From an optimization exercise on the open Yosys and OpenROAD flow, aimed at small area, a short achievable clock period and few clock cycles per item; shortcuts taken in it are not production practice. In this exercise RTL edits were held to simulation tests only and were not proved equivalent to the original.

Fig. 1: supply network
Pins as bars on the die edge. Tap cells in grey.
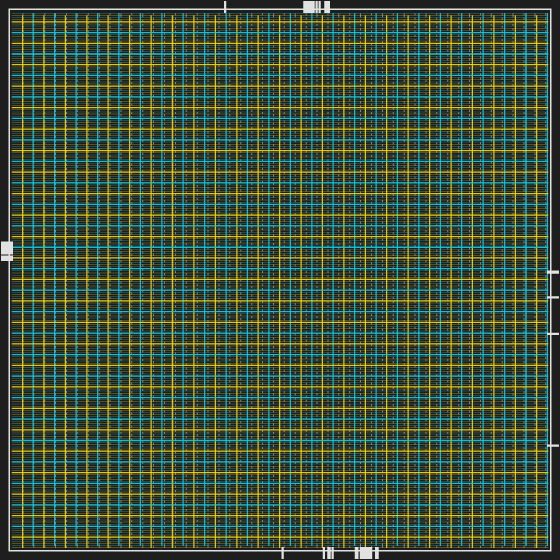
Fig. 2: placed cells, one colour a class
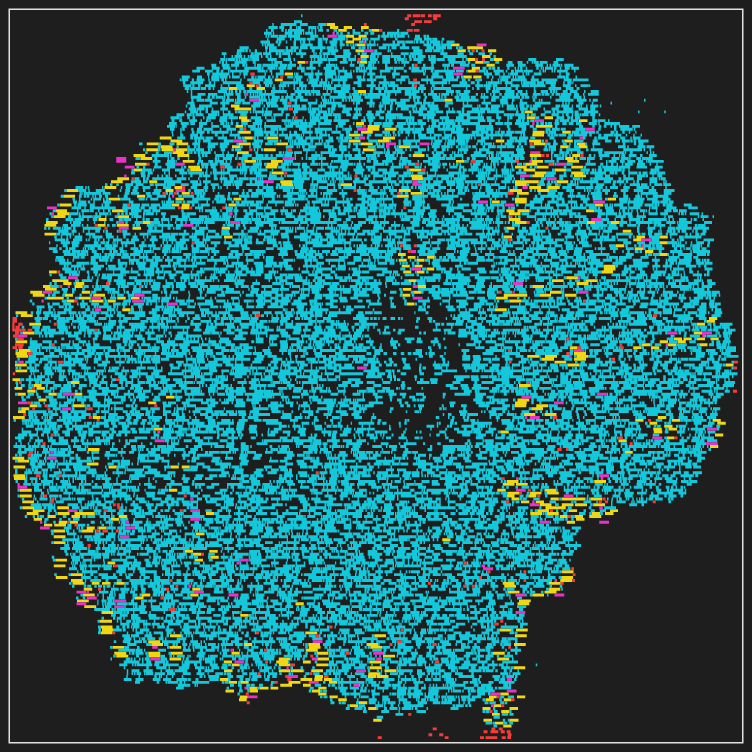
Fig. 3: clock network drawn from the DEF
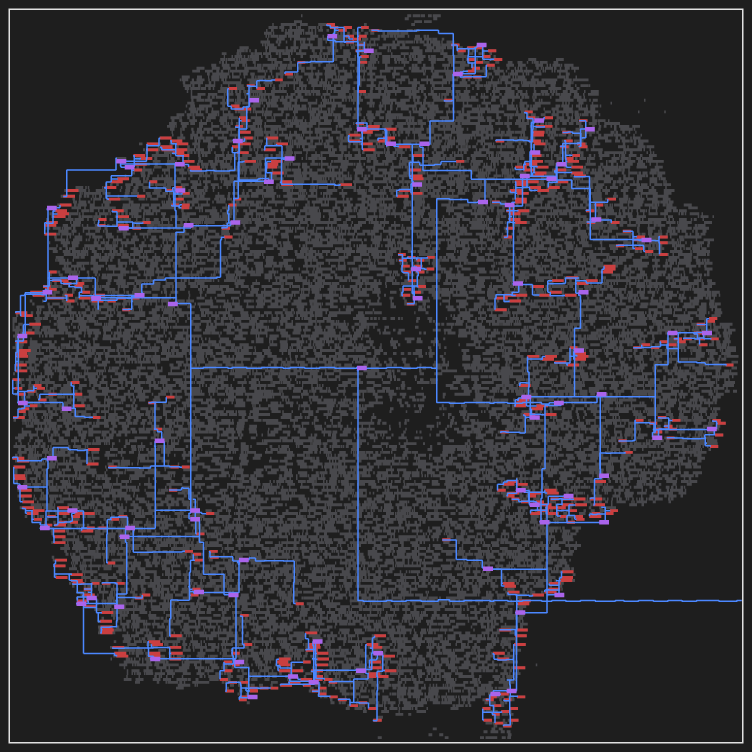
Fig. 4: metal layers overlaid
Scale bar: 200 um.
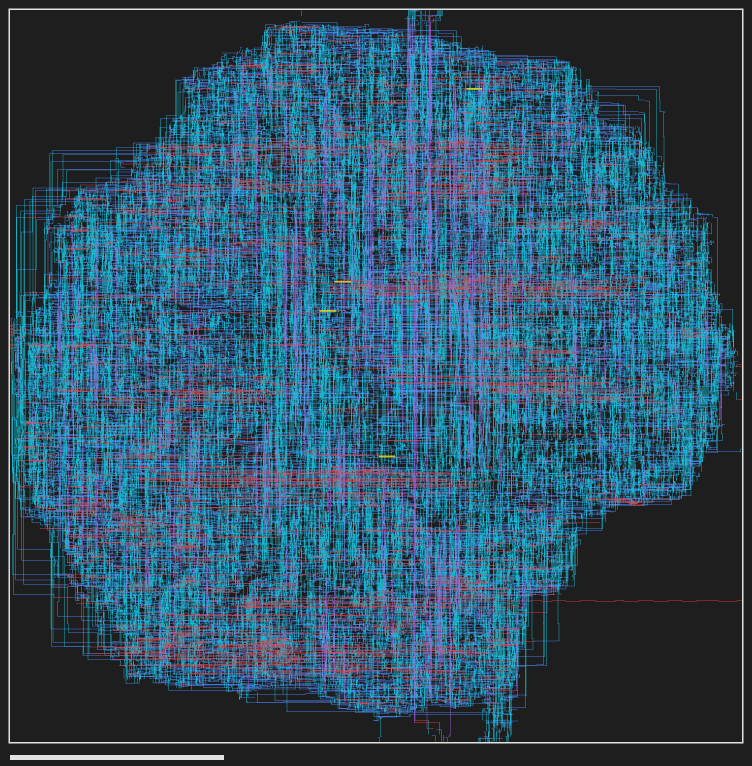
==> design.v <==
`timescale 1ns/1ps
module fir #(
  parameter integer NUM_TAPS = 16,
  parameter integer DATA_WIDTH = 16,    
  parameter integer COEFF_WIDTH = 16,   
  parameter integer ACC_WIDTH = 48
)(
  input  wire clk,
  input  wire rstn,
  input  wire signed [DATA_WIDTH-1:0] s_tdata,
  input  wire s_tvalid,
  output wire s_tready,
  output reg signed [DATA_WIDTH-1:0] m_tdata,
  output reg m_tvalid,
  input  wire m_tready,
  input  wire coeff_wr_en,                      
  input  wire [$clog2(NUM_TAPS)-1:0] coeff_idx,
  input  wire signed [COEFF_WIDTH-1:0] coeff_w
);
  reg signed [COEFF_WIDTH-1:0] coeffs [0:NUM_TAPS-1];
  integer i;
  always @(posedge clk) begin
    if (!rstn) begin
      for (i=0;i<NUM_TAPS;i=i+1) coeffs[i] <= {COEFF_WIDTH{1'b0}};
    end else begin
      if (coeff_wr_en) coeffs[coeff_idx] <= coeff_w;
    end
  end
  reg signed [DATA_WIDTH-1:0] taps [0:NUM_TAPS-1];
  integer j;
  always @(posedge clk) begin
    if (!rstn) begin
      for (j=0;j<NUM_TAPS;j=j+1) taps[j] <= {DATA_WIDTH{1'b0}};
    end else begin
      if (s_tvalid && s_tready) begin
        for (j=NUM_TAPS-1;j>0;j=j-1) taps[j] <= taps[j-1];
        taps[0] <= s_tdata;
      end
    end
  end
  wire signed [DATA_WIDTH+COEFF_WIDTH-1:0] mult_out [0:NUM_TAPS-1];
  genvar gi;
  generate
    for (gi=0; gi<NUM_TAPS; gi=gi+1) begin : MULTS
      assign mult_out[gi] = taps[gi] * coeffs[gi];  
    end
  endgenerate
  reg signed [ACC_WIDTH-1:0] acc_comb;
  integer k;
  always @*
  begin
    acc_comb = {ACC_WIDTH{1'b0}};
    for (k=0;k<NUM_TAPS;k=k+1) acc_comb = acc_comb + {{(ACC_WIDTH-(DATA_WIDTH+COEFF_WIDTH)){mult_out[k][DATA_WIDTH+COEFF_WIDTH-1]}}, mult_out[k]};
  end
  localparam integer SHIFT = COEFF_WIDTH;  
  wire signed [ACC_WIDTH-1:0] acc_shifted = acc_comb >>> SHIFT;
  function signed [DATA_WIDTH-1:0] sat_to_out;
    input signed [ACC_WIDTH-1:0] in;
    reg signed [DATA_WIDTH-1:0] maxv;
    reg signed [DATA_WIDTH-1:0] minv;
  begin
    maxv = {1'b0, {(DATA_WIDTH-1){1'b1}}};  
    minv = {1'b1, {(DATA_WIDTH-1){1'b0}}};  
    if (in > maxv) sat_to_out = maxv;
    else if (in < minv) sat_to_out = minv;
    else sat_to_out = in[DATA_WIDTH-1:0];
  end
  endfunction
  assign s_tready = 1'b1;
  always @(posedge clk) begin
    if (!rstn) begin
      m_tvalid <= 1'b0;
      m_tdata  <= {DATA_WIDTH{1'b0}};
    end else begin
      if (s_tvalid && s_tready) begin
        m_tdata  <= sat_to_out(acc_shifted);
        m_tvalid <= 1'b1;
      end else if (m_tvalid && m_tready) begin
        m_tvalid <= 1'b0;
      end
    end
  end
endmodule
==> run.sh <==
#!/bin/bash
# synth_recipe.tcl (not shown) runs the flow's synth.tcl, then flattens the netlist and writes it again
# the make line also repeats each setting of config.mk as NAME=value (left out here)
make -C /OpenROAD-flow-scripts/flow DESIGN_CONFIG=/design/flow/config.mk WORK_HOME=/design/flow/orfs CLKGATE_MAP_FILE= SYNTH_SCRIPT=/design/flow/synth_recipe.tcl finish
==> config.mk <==
export PLATFORM = sky130hd
export DESIGN_NAME = fir
export DESIGN_NICKNAME = fir
export VERILOG_FILES = /design/flow/design.v
export SDC_FILE = /design/flow/constraint.sdc
export NUM_CORES = 4
export LEC_CHECK = 0
export CAP_MARGIN = 50
export CORE_MARGIN = 2
export CORE_UTILIZATION = 40
export SLEW_MARGIN = 50
==> constraint.sdc <==
create_clock -name core_clock -period 18.0 [get_ports {clk}]
set_input_delay 3.6000 -clock core_clock [delete_from_list [all_inputs] [get_ports {clk}]]
set_output_delay 3.6000 -clock core_clock [all_outputs]
set_load 0.01 [all_outputs]
==> reports/qor.yml <==
worst_setup_path:
  critPathRequiredTime_ps: 18710
  arrival_ps: 13560
  cp-end-kind: "flop"
  crit_top_cell: "fa_1"
  cp_slowest_stage_delay_ps: 890
  cp-start-kind: "flop"
  crit_type: "reg -> reg"
  slowest_stage: "fa_1"
  path_max_fanout: 16
clocking:
  clock-sinks: 529
  cts_tree: "done"
  cts-resized-gates: 0
  numCtsBuffers: 86
  cts_setup_buffers: 0
  cts_max_level: 3
  clk_pin_slew_ps: 60
  root_buffer: "clkbuf_16"
  hold_buffers: 0
  cts_buffer_depth: 4
yosys:
  syn-num-nets: 24700
  ys_ff_latch: 529
  yosys_warnings: 2
  synth_flop_cell: "dfxtp_1"
  avgSynthCellArea_sq_um: 10.0
  synth_cell_types: 80
  synthArstFlopShare: 0
  synth_seq_area_share: 0.0711
  synth-edff-count: 256
  netlist_area_sq_um: 185000
  synth_cells: 18400
floorplanning:
  die_area_sq_um: 468000
  floorplan.initialDensity: 0.402
  ios: 59
  rows: 249
cells_and_area:
  fin_util: 0.425
  layout-drive-gt1-share: 0.0332
  fillCellCount: 44800
  nNetsFinal: 24400
  syn_to_final_growth_pct: 5.72
timing:
  setup_tns_ps: 0
  fmax_mhz: 77.8
  period_share: 0.714
  setup_viol: 0
  maxSlewViolCount: 0
  fin_crit_ps: 12850
  tightest_slew_ps: 840
  maxSlewHeadroom: 0.436
  finalHoldViolCount: 0
  rsz0062_at_grt: "false"
routing:
  dr.pass1.iters: 9
  routedWlPerCell_um: 25.5
  routed_wl_um: 621000
  drtIter0Drc: 9667
  ant_nets: 0
  drc_errors: 0
  post_drt_via_cell_ratio: 4.97
  via_count: 121000
placement:
  hpwlAfterDp_um: 524000
  globalplace.congestion: 1.04
  io_buffer_count: 57
global_routing:
  grt_pass1_wl_um: 925000
  grt_remaining_overflow: 0
  antenna_found_initial: 32
  grt_start_max_net_pins: 52
  grt_usage: 0.273
  grt_pass1_vias: 134000
hold_path:
  hp-class: "reg -> reg"
flow_run:
  cap_violations: 0
status:
  status: "finished clean"
Testbench counts, summed over its fixed seeds: cycles 16,384, items 16,384.
## Picture notes: Fig. 1
colour	net
yellow	VSS
cyan	VDD
signal pins	59
met4 straps	50
core area: 460,000 sq um
Die Y: 684 um
Die W: 684 um

## Picture notes: Fig. 2
colour	class	cells	share of their area
magenta	clock drivers and dummy loads	152	1.5%
cyan	remaining logic cells	17,217	90%
yellow	registers	529	7.1%
red	remaining buffers and delay cells	248	1.1%

## Picture notes: Fig. 3
[blue] clock wires | length: 12,800 um
[purple] clock-net drivers | count: 86
[red] flip-flops | count: 529
routed clock nets	87
flops lie	spread over the die
Clock Skew: 35.9 ps
worst skew pair latency: 850 ps

## Picture notes: Fig. 4
colour	layer	wire length
red	M3	56.3 mm
cyan	M2	285 mm
purple	M4	32.7 mm
blue	M1	246 mm
yellow	M5	54.3 um

## critical path, delay by kind of cell, from the launching register on
family / cells / cell delay, ps
flip-flops: 1 / 710
buffers and inverters: 6 / 640
AO/OA/AOI/OAI: 9 / 2900
AND/OR/NAND/NOR: 3 / 640
adder cells (fa/ha/maj): 14 / 7800
## per-stage QoR
step           setup WS (ps)  area (sq um)  hold slack, ps  std cells
2_1_floorplan           6950        185000             501      18400
3_5_place_dp            5100        192000             514      24100
3_3_place_gp            4920        192000             503      24100
6_report                5150        196000             523      24400
4_1_cts                 5030        195000             528      24300
5_1_grt                 4720        195000             541      24300
## cell usage in the layout, fill, tap and decap left out, types with 7 or more instances in the layout
cell type	count
a21o_1	17
a21oi_1	32
and2_1	2039
buf_2	7
buf_4	158
buf_6	40
clkbuf_1	16
clkbuf_16	89
clkbuf_8	13
clkdlybuf4s50_1	39
clkinv_2	12
dfxtp_1	85
dfxtp_2	188
diode_2	81
edfxtp_1	256
fa_1	5433
ha_1	839
inv_1	5706
mux2i_1	256
nand2_1	2084
nand2b_1	154
nand3_1	13
nand4_1	15
nor2_1	62
nor2_2	20
nor2b_1	332
nor3_1	8
o21ai_0	24
o21ai_1	17
o22ai_1	16
xnor2_1	11
## worst paths after layout
check / start / to / slack (ps) / cells after the start
max reg2reg: coeffs[3][1] / m_tdata[1] / 5150 / 32
min: taps[1][12] / taps[1][12] / 520 / 2
min reg2reg: taps[1][12] / taps[1][12] / 520 / 2
max: coeffs[3][1] / m_tdata[1] / 5150 / 32
## cell usage after synthesis, types with 3 or more instances
library cell	n	area share
nor2b_1	332	0.011
o22ai_1	16	0.00054
nor4_1	4	0.00014
nand3_1	13	0.00035
dfxtp_1	273	0.030
o21ai_1	4	0.00011
xnor2_1	13	0.00062
and4_1	4	0.00019
inv_1	5710	0.12
and2_1	2041	0.069
nand4_1	15	0.00051
a21oi_2	5	0.00024
nand2_1	2089	0.042
a31oi_1	5	0.00017
edfxtp_1	256	0.042
or4_1	3	0.00012
nor2_1	73	0.0015
o21ai_0	37	0.0010
xor2_1	6	0.00028
o21bai_1	6	0.00024
nor3_1	11	0.00030
buf_2	11	0.00030
and3_1	6	0.00020
a21oi_1	32	0.00087
a21o_1	17	0.00069
clkbuf_1	649	0.013
o211ai_1	6	0.00024
mux2i_1	256	0.014
o21a_1	6	0.00024
mux2_2	3	0.00018
buf_1	22	0.00045
fa_1	5436	0.59
ha_1	839	0.057
or3_1	5	0.00017
nand2b_1	160	0.0054
nor2_2	10	0.00034
## per-layer routing
metal,up-vias,track usage,share of wire
met3,918,0.0608,0.091
met5,-,0,0.000087
met2,4840,0.430,0.46
li1,50200,-,-
met1,65300,0.365,0.40
met4,8,0.117,0.053
## sequential cells by signal, indices dropped and copies added, names as in the netlist
name / count
m_tvalid: 1
coeffs: 256
m_tdata: 16
taps: 256
## layout make-up
type / count / area (sq um) / area share
Clock inverter: 35 / 378 / 0.00193
Antenna cell: 81 / 203 / 0.00104
Timing Repair Buffer: 248 / 2120 / 0.0108
Sequential cell: 529 / 13400 / 0.0685
Multi-Input combinational cell: 11500 / 148000 / 0.756
Inverter: 5711 / 21400 / 0.110
Tap cell: 6149 / 7690 / 0.0393
Clock buffer: 117 / 2450 / 0.0125
## cells by family after synthesis
group	synth area share
AOI/OAI and AO/OA	0.00649
xor gates and xnor gates	0.000900
adders and majority gates	0.645
buffers and inverters	0.130
DFF	0.0711
muxes	0.0140
other	0.0000203
and+or+nand+nor	0.132

static timing again, ports no longer ideal:
How much do the figures lean on ideal ports? The routed layout below was timed once more, with nothing changed but the port constraints. Step 1, drivers: a clkbuf_16 drives clk and a buf_2 each remaining input, both assumed. Step 2 moves the port delays by t, midway between the first and last clock arrival at a register: inputs arrive t later, outputs are due t later. That takes back most of the time a late clock gives input paths. Three values: no drivers, after step 1, after step 2; two values: the first two.
shift t [ns]: 0.946
setup slack, ns: 5.147 / 5.147 / 5.147
hold slack, ns: 0.523 / 0.523 / 0.523
worst setup path after step 2: register to register
worst slew at a driven data input, ns: 0.16
After both steps this run still meets setup and hold. For this run, drivers alone change the setup slack by 0.000 ns; drivers and shift together by 0.000 ns.
